This design comes from an exercise in tuning for small area and a short achievable clock period on the open sky130 flow, not from production work. Only simulation tests tie the RTL to the original design; equivalence was not proved. Some runs may be left out. An edit can pass the tests and still lose a function that they never use. Power figures rest on the tool's default switching activity, not on a simulated workload.

==> run.sh <==
#!/bin/bash
# synth_recipe.tcl (not shown) runs the flow's synth.tcl, then flattens the netlist and writes it again
# the make line also repeats each setting of config.mk as NAME=value (left out here)
make -C /OpenROAD-flow-scripts/flow DESIGN_CONFIG=/design/flow/config.mk WORK_HOME=/design/flow/orfs CLKGATE_MAP_FILE= SYNTH_SCRIPT=/design/flow/synth_recipe.tcl finish
==> config.mk <==
export PLATFORM = sky130hd
export DESIGN_NAME = SimpleQuaternion_mul
export DESIGN_NICKNAME = SimpleQuaternion_mul
export VERILOG_FILES = /design/flow/design.v
export SDC_FILE = /design/flow/constraint.sdc
export NUM_CORES = 4
export LEC_CHECK = 0
export CAP_MARGIN = 20
export CORE_MARGIN = 2
export CORE_UTILIZATION = 40
export SLEW_MARGIN = 20
==> constraint.sdc <==
create_clock -name core_clock -period 22.0 [get_ports {clk}]
set_input_delay 4.4000 -clock core_clock [delete_from_list [all_inputs] [get_ports {clk}]]
set_output_delay 4.4000 -clock core_clock [all_outputs]
set_load 0.01 [all_outputs]
==> design.v <==
`timescale 1ns / 1ps
module Full_Adder(   
	input signed p,
    input signed q,
    input signed cin,
    output signed cout,
    output signed sum
    );
    wire signed w1, w2, w3, w4;
    xor(w1, p, q);
    xor(sum, w1, cin);
    and(w2, p, q);
    and(w3, p, cin);
    and(w4, q, cin);
    or(cout, w2, w3, w4);
endmodule
`timescale 1ns / 1ps
module Adder(
    input signed [15:0] p,
    input signed [15:0] q,
    input signed cin,
    output signed [15:0] sum,
    output signed cout
);
    wire [15:0] t;
    assign t={16{cin}} ^q ;
    wire signed [15:0] carry;
    Full_Adder FA0 (
        .p(p[0]),
        .q(t[0]),
        .cin(cin),
        .sum(sum[0]),
        .cout(carry[0])
    );
    genvar i;
    generate
        for (i = 1; i < 16; i = i + 1) begin : full_adder_chain
            Full_Adder FA (
                .p(p[i]),
                .q(t[i]),
                .cin(carry[i-1]),
                .sum(sum[i]),
                .cout(carry[i])
            );
        end
    endgenerate
    assign cout = carry[15];
endmodule
`timescale 1ns / 1ps
module Multiplication(
    input signed [15:0] a,
    input signed [15:0] b,
    output reg signed [15:0] out    
);
    reg signed [15:0] accm;
    reg signed [15:0] tempb;
    reg signed [16:0] sum;
    reg signed carry;
    integer i;
    reg [31:0] temmmp;
    always @(*) begin
        accm = 0;
        tempb = b;
        carry = 0;
        for (i = 0; i < 16; i = i + 1) begin
            if (tempb[0] == 0) begin
                tempb = {accm[0], tempb[15:1]};
                accm = {carry, accm[15:1]};
            end
            else begin
                sum = accm + a;
                carry = sum[16];
                accm = sum[15:0];
                tempb = {accm[0], tempb[15:1]};
                accm = {carry, accm[15:1]};
            end
        end
         temmmp= {accm, tempb};
         out=temmmp[15:0];
    end
endmodule
module SimpleQuaternion_mul(
    input signed [15:0] x0, x1, x2, x3,
    input signed [15:0] b0, b1, b2, b3,
    input clk,
    output reg signed [15:0] y0, y1, y2, y3
);
wire signed [15:0] O0, O1, O2, O3;
wire signed [15:0] O4, O5, O6, O7;
wire signed [15:0] O8, O9, O10, O11;
wire signed [15:0] O12, O13, O14, O15;
Multiplication M0  (.a(x0), .b(b0), .out(O0));
Multiplication M1  (.a(x1), .b(b1), .out(O1));
Multiplication M2  (.a(x2), .b(b2), .out(O2));
Multiplication M3  (.a(x3), .b(b3), .out(O3));
Multiplication M4  (.a(x0), .b(b1), .out(O4));
Multiplication M5  (.a(x1), .b(b0), .out(O5));
Multiplication M6  (.a(x2), .b(b3), .out(O6));
Multiplication M7  (.a(x3), .b(b2), .out(O7));
Multiplication M8  (.a(x0), .b(b2), .out(O8));
Multiplication M9  (.a(x1), .b(b3), .out(O9));
Multiplication M10 (.a(x2), .b(b0), .out(O10));
Multiplication M11 (.a(x3), .b(b1), .out(O11));
Multiplication M12 (.a(x0), .b(b3), .out(O12));
Multiplication M13 (.a(x1), .b(b2), .out(O13));
Multiplication M14 (.a(x2), .b(b1), .out(O14));
Multiplication M15 (.a(x3), .b(b0), .out(O15));
reg signed [15:0] m0, m1, m2, m3;
reg signed [15:0] m4, m5, m6, m7;
reg signed [15:0] m8, m9, m10, m11;
reg signed [15:0] m12, m13, m14, m15;
always @(posedge clk) begin
    m0  <= O0;   m1  <= O1;   m2  <= O2;   m3  <= O3;
    m4  <= O4;   m5  <= O5;   m6  <= O6;   m7  <= O7;
    m8  <= O8;   m9  <= O9;   m10 <= O10;  m11 <= O11;
    m12 <= O12;  m13 <= O13;  m14 <= O14;  m15 <= O15;
end
wire signed [31:0] t0, t1, t2, t3;
Adder A0 (.p(m1),  .q(m2),   .cin(1'd0), .sum(t0), .cout());
Adder A1 (.p(m4),  .q(m5),   .cin(1'd0), .sum(t1), .cout());
Adder A2 (.p(m8),  .q(m10),  .cin(1'd0), .sum(t2), .cout());
Adder A3 (.p(m12), .q(m13),  .cin(1'd0), .sum(t3), .cout());
reg signed [15:0] T0, T1, T2, T3;
reg signed [15:0] m0_R, m3_R, m6_R, m7_R;
reg signed [15:0] m9_R, m11_R, m14_R, m15_R;
always @(posedge clk) begin
    T0 <= t0;   T1 <= t1;   T2 <= t2;   T3 <= t3;
    m0_R  <= m0;    m3_R  <= m3;    m6_R  <= m6;    m7_R  <= m7;
    m9_R  <= m9;    m11_R <= m11;   m14_R <= m14;   m15_R <= m15;
end
wire signed [31:0] t4, t5, t6, t7;
Adder A4 (.p(T0),  .q(m3_R),   .cin(1'd0), .sum(t4), .cout());
Adder A5 (.p(T1),  .q(m6_R),   .cin(1'd0), .sum(t5), .cout());
Adder A6 (.p(T2),  .q(m11_R),  .cin(1'd0), .sum(t6), .cout());
Adder A7 (.p(T3),  .q(m15_R),  .cin(1'd0), .sum(t7), .cout());
reg signed [15:0] T4, T5, T6, T7;
reg signed [15:0] m0_r1, m7_r1, m9_r1, m14_r1;
always @(posedge clk) begin
    T4 <= t4;    T5 <= t5;    T6 <= t6;    T7 <= t7;
    m0_r1  <= m0_R;   m7_r1  <= m7_R;
    m9_r1  <= m9_R;   m14_r1 <= m14_R;
end
wire signed [31:0] y0_wire, y1_wire, y2_wire, y3_wire;
    Adder S0 (.p(m0_r1),  .q(T4),    .cin(1'd1), .sum(y0_wire), .cout());
   Adder S1 (.p(T5),     .q(m7_r1), .cin(1'd1), .sum(y1_wire), .cout());
   Adder S2 (.p(T6),     .q(m9_r1), .cin(1'd1), .sum(y2_wire), .cout());
   Adder S3 (.p(T7),     .q(m14_r1),.cin(1'd1), .sum(y3_wire), .cout());
always @(posedge clk) begin
    y0 <= y0_wire;
    y1 <= y1_wire;
    y2 <= y2_wire;
    y3 <= y3_wire;
end
endmodule
Figure 1. The metal 2 layer (run 1).
Scale: 1 px per um.
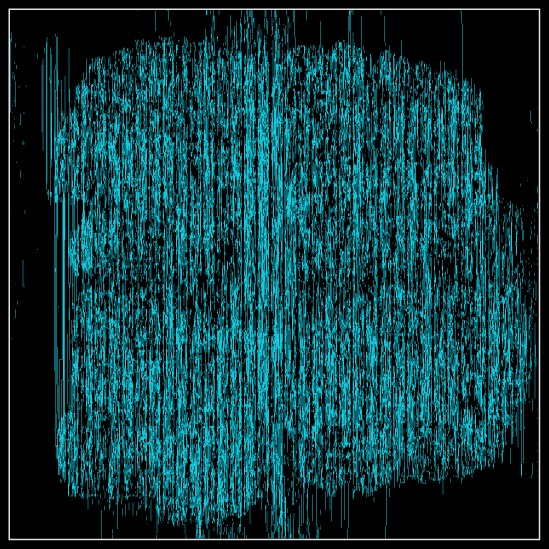
wire length on this layer: 176 mm
nets with wire on the layer: 13134
routing usage on met2: 44.6%
Via Count: 103k
detailed-route wire length: 422 mm

Figure 2. Metal layers overlaid (run 1).
Scale: 1 px per um.
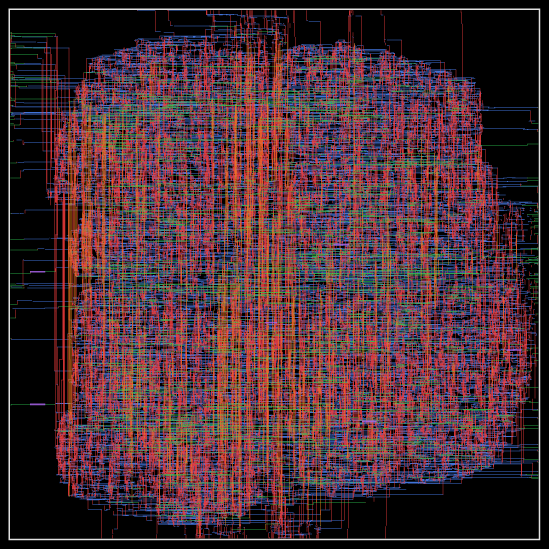
legend:
  purple:
    layer: met5
    wire_length: 79.1 um
  green:
    layer: met3
    wire_length: 33.6 mm
  orange:
    layer: met4
    wire_length: 23.2 mm
  red:
    layer: met2
    wire_length: 176 mm
  blue:
    layer: met1
    wire_length: 189 mm
drt wl/cell: 23.6 um
GRT Total Usage: 29.3%

==> reports/metrics.cfg, run 1 <==
[worst_hold_path]
hold_start=m14_R[12]
min_to=m14_r1[12]
min_path_cells=0

[sta]
finalHoldViolCount=0
skew_ns=0.0822
setup_ws_ns=1.11

[clock_network]
clock_sinks=640
htree_num_levels=3
cts_tree=yes
clk_pin_slew_ns=0.08

[grt]
antenna_found_initial=44
grt_pass1_vias=96036
grt_pass1_wl_mm=621

[final_layout]
drive_gt1_share_pct=7.81
fin_nets=16389
mostFrequentLayoutCells=ha_1 (1708), nand2_1 (1385), a21oi_1 (1142)
synthToLayoutAreaGrowth_pct=9.13

[setup_path]
crit_start=x2[1]
r2r_start=T7[0]
cp_max_fo=19
crit_required_ns=22.63
worstSetupEndpointType=flip-flop
cpMostUsedCell=ha_1
rrSetupSlack_ns=14.45
crit_cells=79
r2r_end=y3[15]
worstSetupPathType=in2reg
cp-endpoint=m14[15]
cp.arrival_ns=21.51
slowest_delay_ns=0.47

[run_status]
outcome=timing/DRC/antenna clean

[placement]
post-place-cells=17682
hpwl_mm=340
port_buffers=192

[yosys]
netlist_area_sq_um=110000
avgSynthCellArea_sq_um=7.85
synth_largest_area_cell=ha_1
synth-main-ff-cell=dfxtp_1
async_reset_ff_share_pct=0
ys_types=92
synth_edf_count=0
syn-num-nets=16245

[floorplanning]
die_w_um=529
die_h_um=529
rows=192
die-area_sq_um=279000

[job]
maxCapViolCount=0

[power_and_ir_drop]
power_density_nw_per_um2=204
leakage_uw=0.0560
finalPower_uw=24600
ir_drop_uv=147

[drt]
drtIter0Drc=9425
dr.pass1.iters=8

Figure 3. Worst path highlighted (run 1).
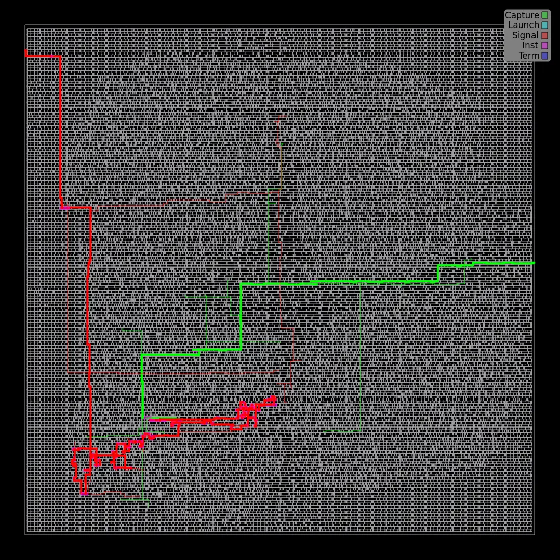
total negative slack: 0 ns
Min Clock Period, post-route: 20.89 ns
final core utilization: 43.9%
final non-filler cell total: 17.8k

Figure 4. Layout detail (run 1).
Region (252, 146) to (277, 171) um. Cells in gray, sequential cells in the stronger gray; small squares are vias.
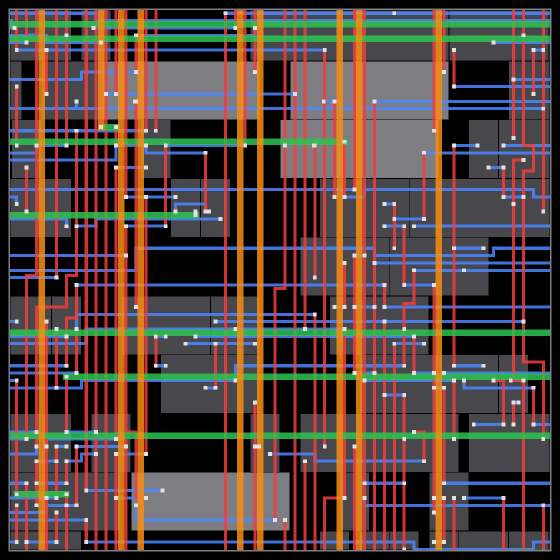
legend:
  blue:
    layer: met1
  green:
    layer: met3
  red:
    layer: met2
  orange:
    layer: met4
netlist names of flops here include: m6 (3), T6 (1)
sequential cells in the window: 4
cells with their middle in the window: 39
most frequent: inv_1 (5), ha_1 (5)

[run 1: cells in the mapped netlist, types with 100 or more instances]
library cell  number
nand2b_1         158
xnor2_1         1002
mux2i_1          208
ha_1            1708
nor2b_1          279
o21bai_1         134
nand2_1         1385
dfxtp_1          640
nor3_1           198
a31oi_1          110
o21ai_0         1022
o21a_1           234
xor2_1           446
and2_1           231
inv_1           1037
mux2_2           389
or3_1            103
a21oi_1         1143
nor2_1           851
nand3_1          119
a21boi_0         100
a21o_1           511
clkbuf_1         374
fa_1             376
[run 1: where the power goes]
| part | switching (uW) | total, uW | leakage [uW] | internal, uW |
|---|---|---|---|---|
| clock network | 626 | 1460 | 0.00138 | 833 |
| registers | 412 | 2210 | 0.00540 | 1790 |
| logic | 11200 | 20900 | 0.0492 | 9750 |
[run 1: stage by stage]
step	util, %	TNS, ns	hold slack, ns	instance area (sq um)
4_1_cts	43.8	0	0.302	120000
2_1_floorplan	-	0	0.310	110000
3_3_place_gp	42.8	0	0.310	117000
3_5_place_dp	42.8	0	0.312	117000
5_1_grt	43.9	-0.0160	0.310	120000
6_report	43.9	0	0.309	120000
[run 1: per-layer routing]
layer / up-vias / track usage (%) / wire [um] / share of wire (%)
met5: - / 0 / 79 / 0.019
met4: 12 / 13.7 / 23200 / 5.5
met3: 598 / 4.21 / 33600 / 8.0
met2: 3694 / 44.6 / 176000 / 42
met1: 49140 / 40.5 / 189000 / 45
li1: 50019 / - / - / -
[run 1: cells by family after synthesis]
group           share of synthesized area (%)
compound gates                           23.9
simple gates                             15.0
fa+ha+maj                                26.3
buf+inv                                  5.21
xor+xnor                                 12.0
flops                                    11.6
mux                                      5.90
[run 1: timing repair]
item / CTS / global route
hold endpoints to repair: 0 / 0
resized for setup: 0 / 39
endpoints found under the setup margin: 0 / 8
setup buffers: 0 / 0
[run 1: area by class of cell]
| type | instances | area (sq um) |
|---|---|---|
| Fill cell | 27463 | 153000 |
| Multi-Input combinational cell | 11869 | 91700 |
| Sequential cell | 640 | 12800 |
| Tap cell | 3589 | 4490 |
| Timing Repair Buffer | 534 | 4300 |
| Inverter | 1052 | 3960 |
| Clock buffer | 96 | 2130 |
| Clock inverter | 51 | 738 |
| Antenna cell | 18 | 45.0 |
==> run 2: too many edits to list; what changed since run 1 <==
design.v: 154 -> 3810 lines; modules unchanged: 0
  Full_Adder: edited, 15 -> 10 lines
  Half_Adder: new, 9 lines
  Adder: edited, 31 -> 15 lines
  Booth_Encoder: new, 12 lines
  Booth_Row: new, 11 lines
  SimpleQuaternion_mul: edited, 73 -> 3753 lines
  removed: Multiplication
==> module Booth_Encoder as of run 2 <==
module Booth_Encoder(
    input b2,
    input b1,
    input b0,
    output one,
    output two,
    output neg
);
    assign one = b1 ^ b0;
    assign two = (b2 & ~b1 & ~b0) | (~b2 & b1 & b0);
    assign neg = b2;
endmodule
==> module Half_Adder as of run 2 <==
module Half_Adder(
    input p,
    input q,
    output cout,
    output sum
);
    assign sum  = p ^ q;
    assign cout = p & q;
endmodule
==> module Adder as of run 2 <==
module Adder(
    input [15:0] p,
    input [15:0] q,
    output [15:0] sum
);
    wire [15:0] carry;
    Half_Adder HA0 (.p(p[0]), .q(q[0]), .sum(sum[0]), .cout(carry[0]));
    genvar i;
    generate
        for (i = 1; i < 15; i = i + 1) begin : chain
            Full_Adder FA (.p(p[i]), .q(q[i]), .cin(carry[i-1]), .sum(sum[i]), .cout(carry[i]));
        end
    endgenerate
    assign sum[15] = p[15] ^ q[15] ^ carry[14];
endmodule
==> module Booth_Row as of run 2 <==
module Booth_Row #(parameter N = 16) (
    input [N-1:0] x1,
    input [N-1:0] x2,
    input one,
    input two,
    input neg,
    output [N-1:0] pp
);
    wire [N-1:0] sel = ({N{one}} & x1) | ({N{two}} & x2);
    assign pp = {sel[N-1:1] ^ {(N-1){neg}}, sel[0]};
endmodule
==> module Full_Adder as of run 2 <==
module Full_Adder(
    input p,
    input q,
    input cin,
    output cout,
    output sum
);
    assign sum  = p ^ q ^ cin;
    assign cout = (p & q) | (p & cin) | (q & cin);
endmodule
Figure 5. Clock wires, drivers and flops (run 2).
Scale: 1 px per um.
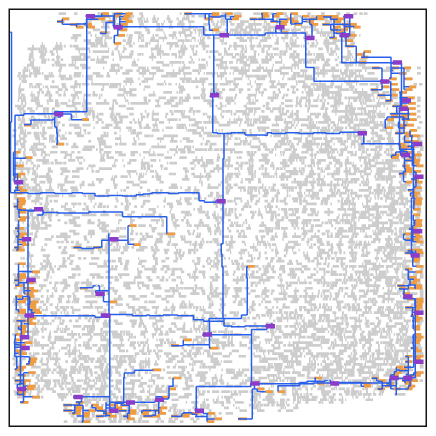
legend:
  purple:
    item: cells driving clock nets
    count: 45
  blue:
    item: clock wires
    length: 6500 um
  orange:
    item: flip-flops
    count: 352
flops lie: widely spread
clock latency (worst-skew pair): 0.73 ns
Clk. pwr: 825 uW
clock skew: 0.0808 ns

Figure 6. Worst path highlighted (run 2).
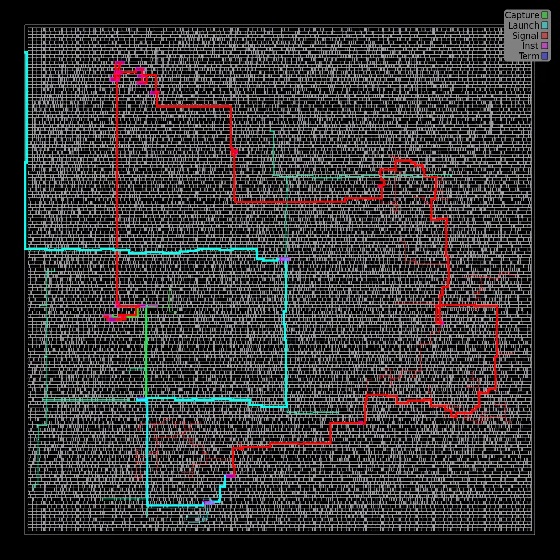
setup ws final: 12.69 ns
final core utilization: 43.2%
final non-filler cell total: 10.4k

==> run 2 against run 1 <==
Die area down 38%. Global-route usage up 20 points. Sequential share of layout area down 0.73 points. Clock power down 43%. Critical path depth down 60. Design area down 39%. Highest routed layer unchanged. Via count down 28%. First-iteration DRC count up 54%. Final cell count down 41%. Still clean.
==> reports/metrics.cfg, run 2 <==
[sta]
fin_crit_sh_pct=42.3
fin_crit_ns=9.31
slew_headroom_pct=9.76
setup_viol=0
setup-tns-final_ns=0
slew_viol_final=0
fmax_ghz=0.107
finalHoldViolCount=0
grt_setup_unrepaired=no
worst_pin_slew_ns=1.35

[yosys]
synth_seq_area_share_pct=10.4
synth-main-ff-cell=dfxtp_1
ys_ff_latch=352
netlist_area_sq_um=67800
async_reset_ff_share_pct=0
netlist_instances=8707
ys_types=61
avgSynthCellArea_sq_um=7.78
synth_edf_count=0
synth_common_cells=a21oi_1 (1122), fa_1 (956), clkbuf_1 (896)
ys_warn_count=1
synth.area.top_cells=fa_1 (28%), dfxtp_1 (10%), a21oi_1 (8.3%), clkbuf_1 (5.0%), inv_1 (4.3%)
synth.most_common_cell=a21oi_1
synth_top_area_share_pct=28.2
syn-num-nets=9824
synth_largest_area_cell=fa_1

[clock_network]
htree_num_levels=2
ctsHoldBuffers=0
cts_root_buffer=clkbuf_16
cts_buffers=45
ctsResizeCount=0
clockBufferDepth=3
cts_tree=yes
clock_sinks=352
clk_pin_slew_ns=0.06
cts_setup_buffers=0

[drt]
drtAntennaViolNets=0
wl_met3_mm=65.6
wl_met2_mm=171
via_per_inst=7.09
drtIter0Drc=14560
drc=0
dr.pass1.iters=10
top_layer_used=met5
drt-met1-wl_mm=151

[grt]
antenna_found_initial=48
grt_pass1_vias=67728
grt_pass1_wl_mm=589
grt_max_degree=150
overflow=0

[placement]
hpwl_mm=307
finalWeightedCongestion=1.08
dp_slack_ns=13.05
port_buffers=192
place_area_sq_um=71100
post-place-cells=10297

[final_layout]
drive_gt1_share_pct=7.36
n_fill_cell=17203
design_area_sq_um=73000
final_common_cell=a21oi_1
synthToLayoutAreaGrowth_pct=7.69
fin_nets=9250
mostFrequentLayoutCells=a21oi_1 (1118), fa_1 (956), inv_1 (766)

[setup_path]
worstSetupPathType=reg2reg
critPathLaunchType=flip-flop
slowest_delay_ns=0.86
path_cells=buf_4 > buf_4 > and2_1 > a211oi_1 > o21ai_0 > fa_1 > fa_1 > fa_1 > fa_1 > fa_1 > fa_1 > inv_1 > fa_1 > xnor2_1 > xnor2_1 > xnor3_1 > xnor2_1 > xnor2_1 > xnor3_1
crit_required_ns=22.58
cpMostUsedCell=fa_1
cp.arrival_ns=9.90
crit_start=br3[1]
cp_max_fo=58
worstSetupEndpointType=flip-flop
r2r_end=ca3[15]
rrSetupSlack_ns=12.69
cp_slowest_cell=and2_1
r2r_cells=19
r2r_start=br3[1]

[power_and_ir_drop]
ir_drop_uv=330
leakage_uw=0.0289
power_density_nw_per_um2=198

[floorplanning]
coreArea_sq_um=169000
die_w_um=416
die_h_um=416
ioPinCount=193
rows=151
die-area_sq_um=173000
start_util_pct=40.1

[worst_hold_path]
hold_path_class=reg2reg
min_path_cells=0
hold_start=rr3[7]
min_to=y3[7]

[run_status]
outcome=timing/DRC/antenna clean

[job]
maxCapViolCount=0

Figure 7. Metal layers overlaid (run 2).
Scale: 1 px per um.
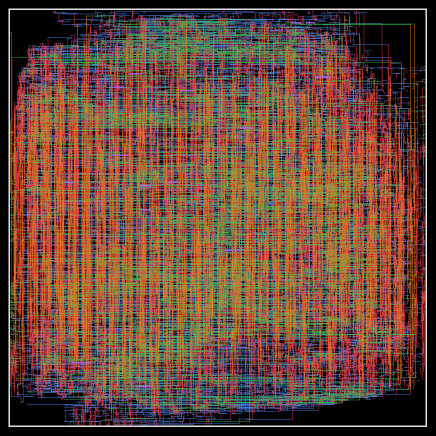
drt wl/cell: 42.0 um
Via Count: 74.1k
GRT Total Usage: 49.5%
detailed-route wire length: 439 mm

## run 2: cells by family (layout without fill, tap and decap cells)
| family | count (synthesis) | in the layout | synth area share [%] |
|---|---|---|---|
| AOI/OAI and AO/OA | 3043 | 3043 | 28.5 |
| xor gates and xnor gates | 527 | 527 | 7.53 |
| adders and majority gates | 1069 | 1069 | 30.0 |
| buffers and inverters | 1964 | 1424 | 11.0 |
| DFF | 352 | 352 | 10.4 |
| muxes | 16 | 16 | 0.249 |
| other | 0 | 64 | 0 |
| and+or+nand+nor | 1736 | 1736 | 12.3 |
## run 2: worst max-delay path by stage
stage               to  depth (start not counted)
6_report       ca3[15]                         19
5_1_grt        ca0[15]                         25
4_1_cts        ca3[15]                         19
3_5_place_dp   ca3[15]                         19
3_3_place_gp   ca0[15]                         25
2_1_floorplan  ca2[15]                         24
## run 2: metrics by stage
step	hold WS, ns	total power [uW]
floorplan	0.310	8620
global placement	0.310	13200
detailed placement	0.312	13400
CTS	0.320	14200
global route	0.321	15400
finish	0.321	14500
## run 2: worst max-delay path, delay by kind of cell (launching register included)
family	cells	cell delay, ns
adders and majority gates	7	3.53
xor gates and xnor gates	6	1.43
DFF	1	0.80
buffers and inverters	3	1.52
and+or+nand+nor	1	0.86
AOI/OAI and AO/OA	2	0.90
## run 2: cell type report
type,count,area (sq um),area share [%]
Timing Repair Buffer,550,4690,6.42
Clock inverter,22,354,0.485
Antenna cell,64,160,0.219
Multi-Input combinational cell,6391,53500,73.3
Clock buffer,59,1250,1.71
Sequential cell,352,7250,9.93
Tap cell,2218,2780,3.80
Inverter,793,2980,4.08
## run 2: layer usage
layer / vias to the layer above / GRT usage (%)
met1: 35958 / 58.7
met2: 7223 / 68.0
met4: 30 / 43.8
met3: 2168 / 20.8
li1: 28753 / -
met5: - / 0
## run 2: where the power goes
group / switching [uW] / leakage [uW] / internal (uW)
clock network: 347 / 0.000778 / 478
registers: 153 / 0.00298 / 1090
logic: 7220 / 0.0251 / 5200

==> afterwards: timing with drivers on the ports <==
How much do the figures lean on ideal ports? The routed layouts below were timed once more, with nothing changed but the port constraints. Step 1 sets driving cells, clkbuf_16 on the clock port and buf_2 on the other inputs (assumed; they add their load-dependent delay and slew). Step 2 also shifts input and output timing later by t, the mid clock arrival at the registers, as if the neighbouring blocks saw the same clock. Slacks: ideal / step 1 / step 2; pairs: ideal / step 1.
run	t (ns)	slack for setup (ns)	latest minus earliest clock arrival (ns)	cell pins on the clock port's net
run 1	0.786	1.115 / 1.144 / 0.358	0.089 / 0.089	1
run 2	0.779	12.686 / 12.686 / 12.686	0.084 / 0.084	1
After both steps every run listed still meets setup and hold. The setup slack of run 1, which loses most, moves by +0.029 ns with the drivers and by -0.757 ns with both steps.
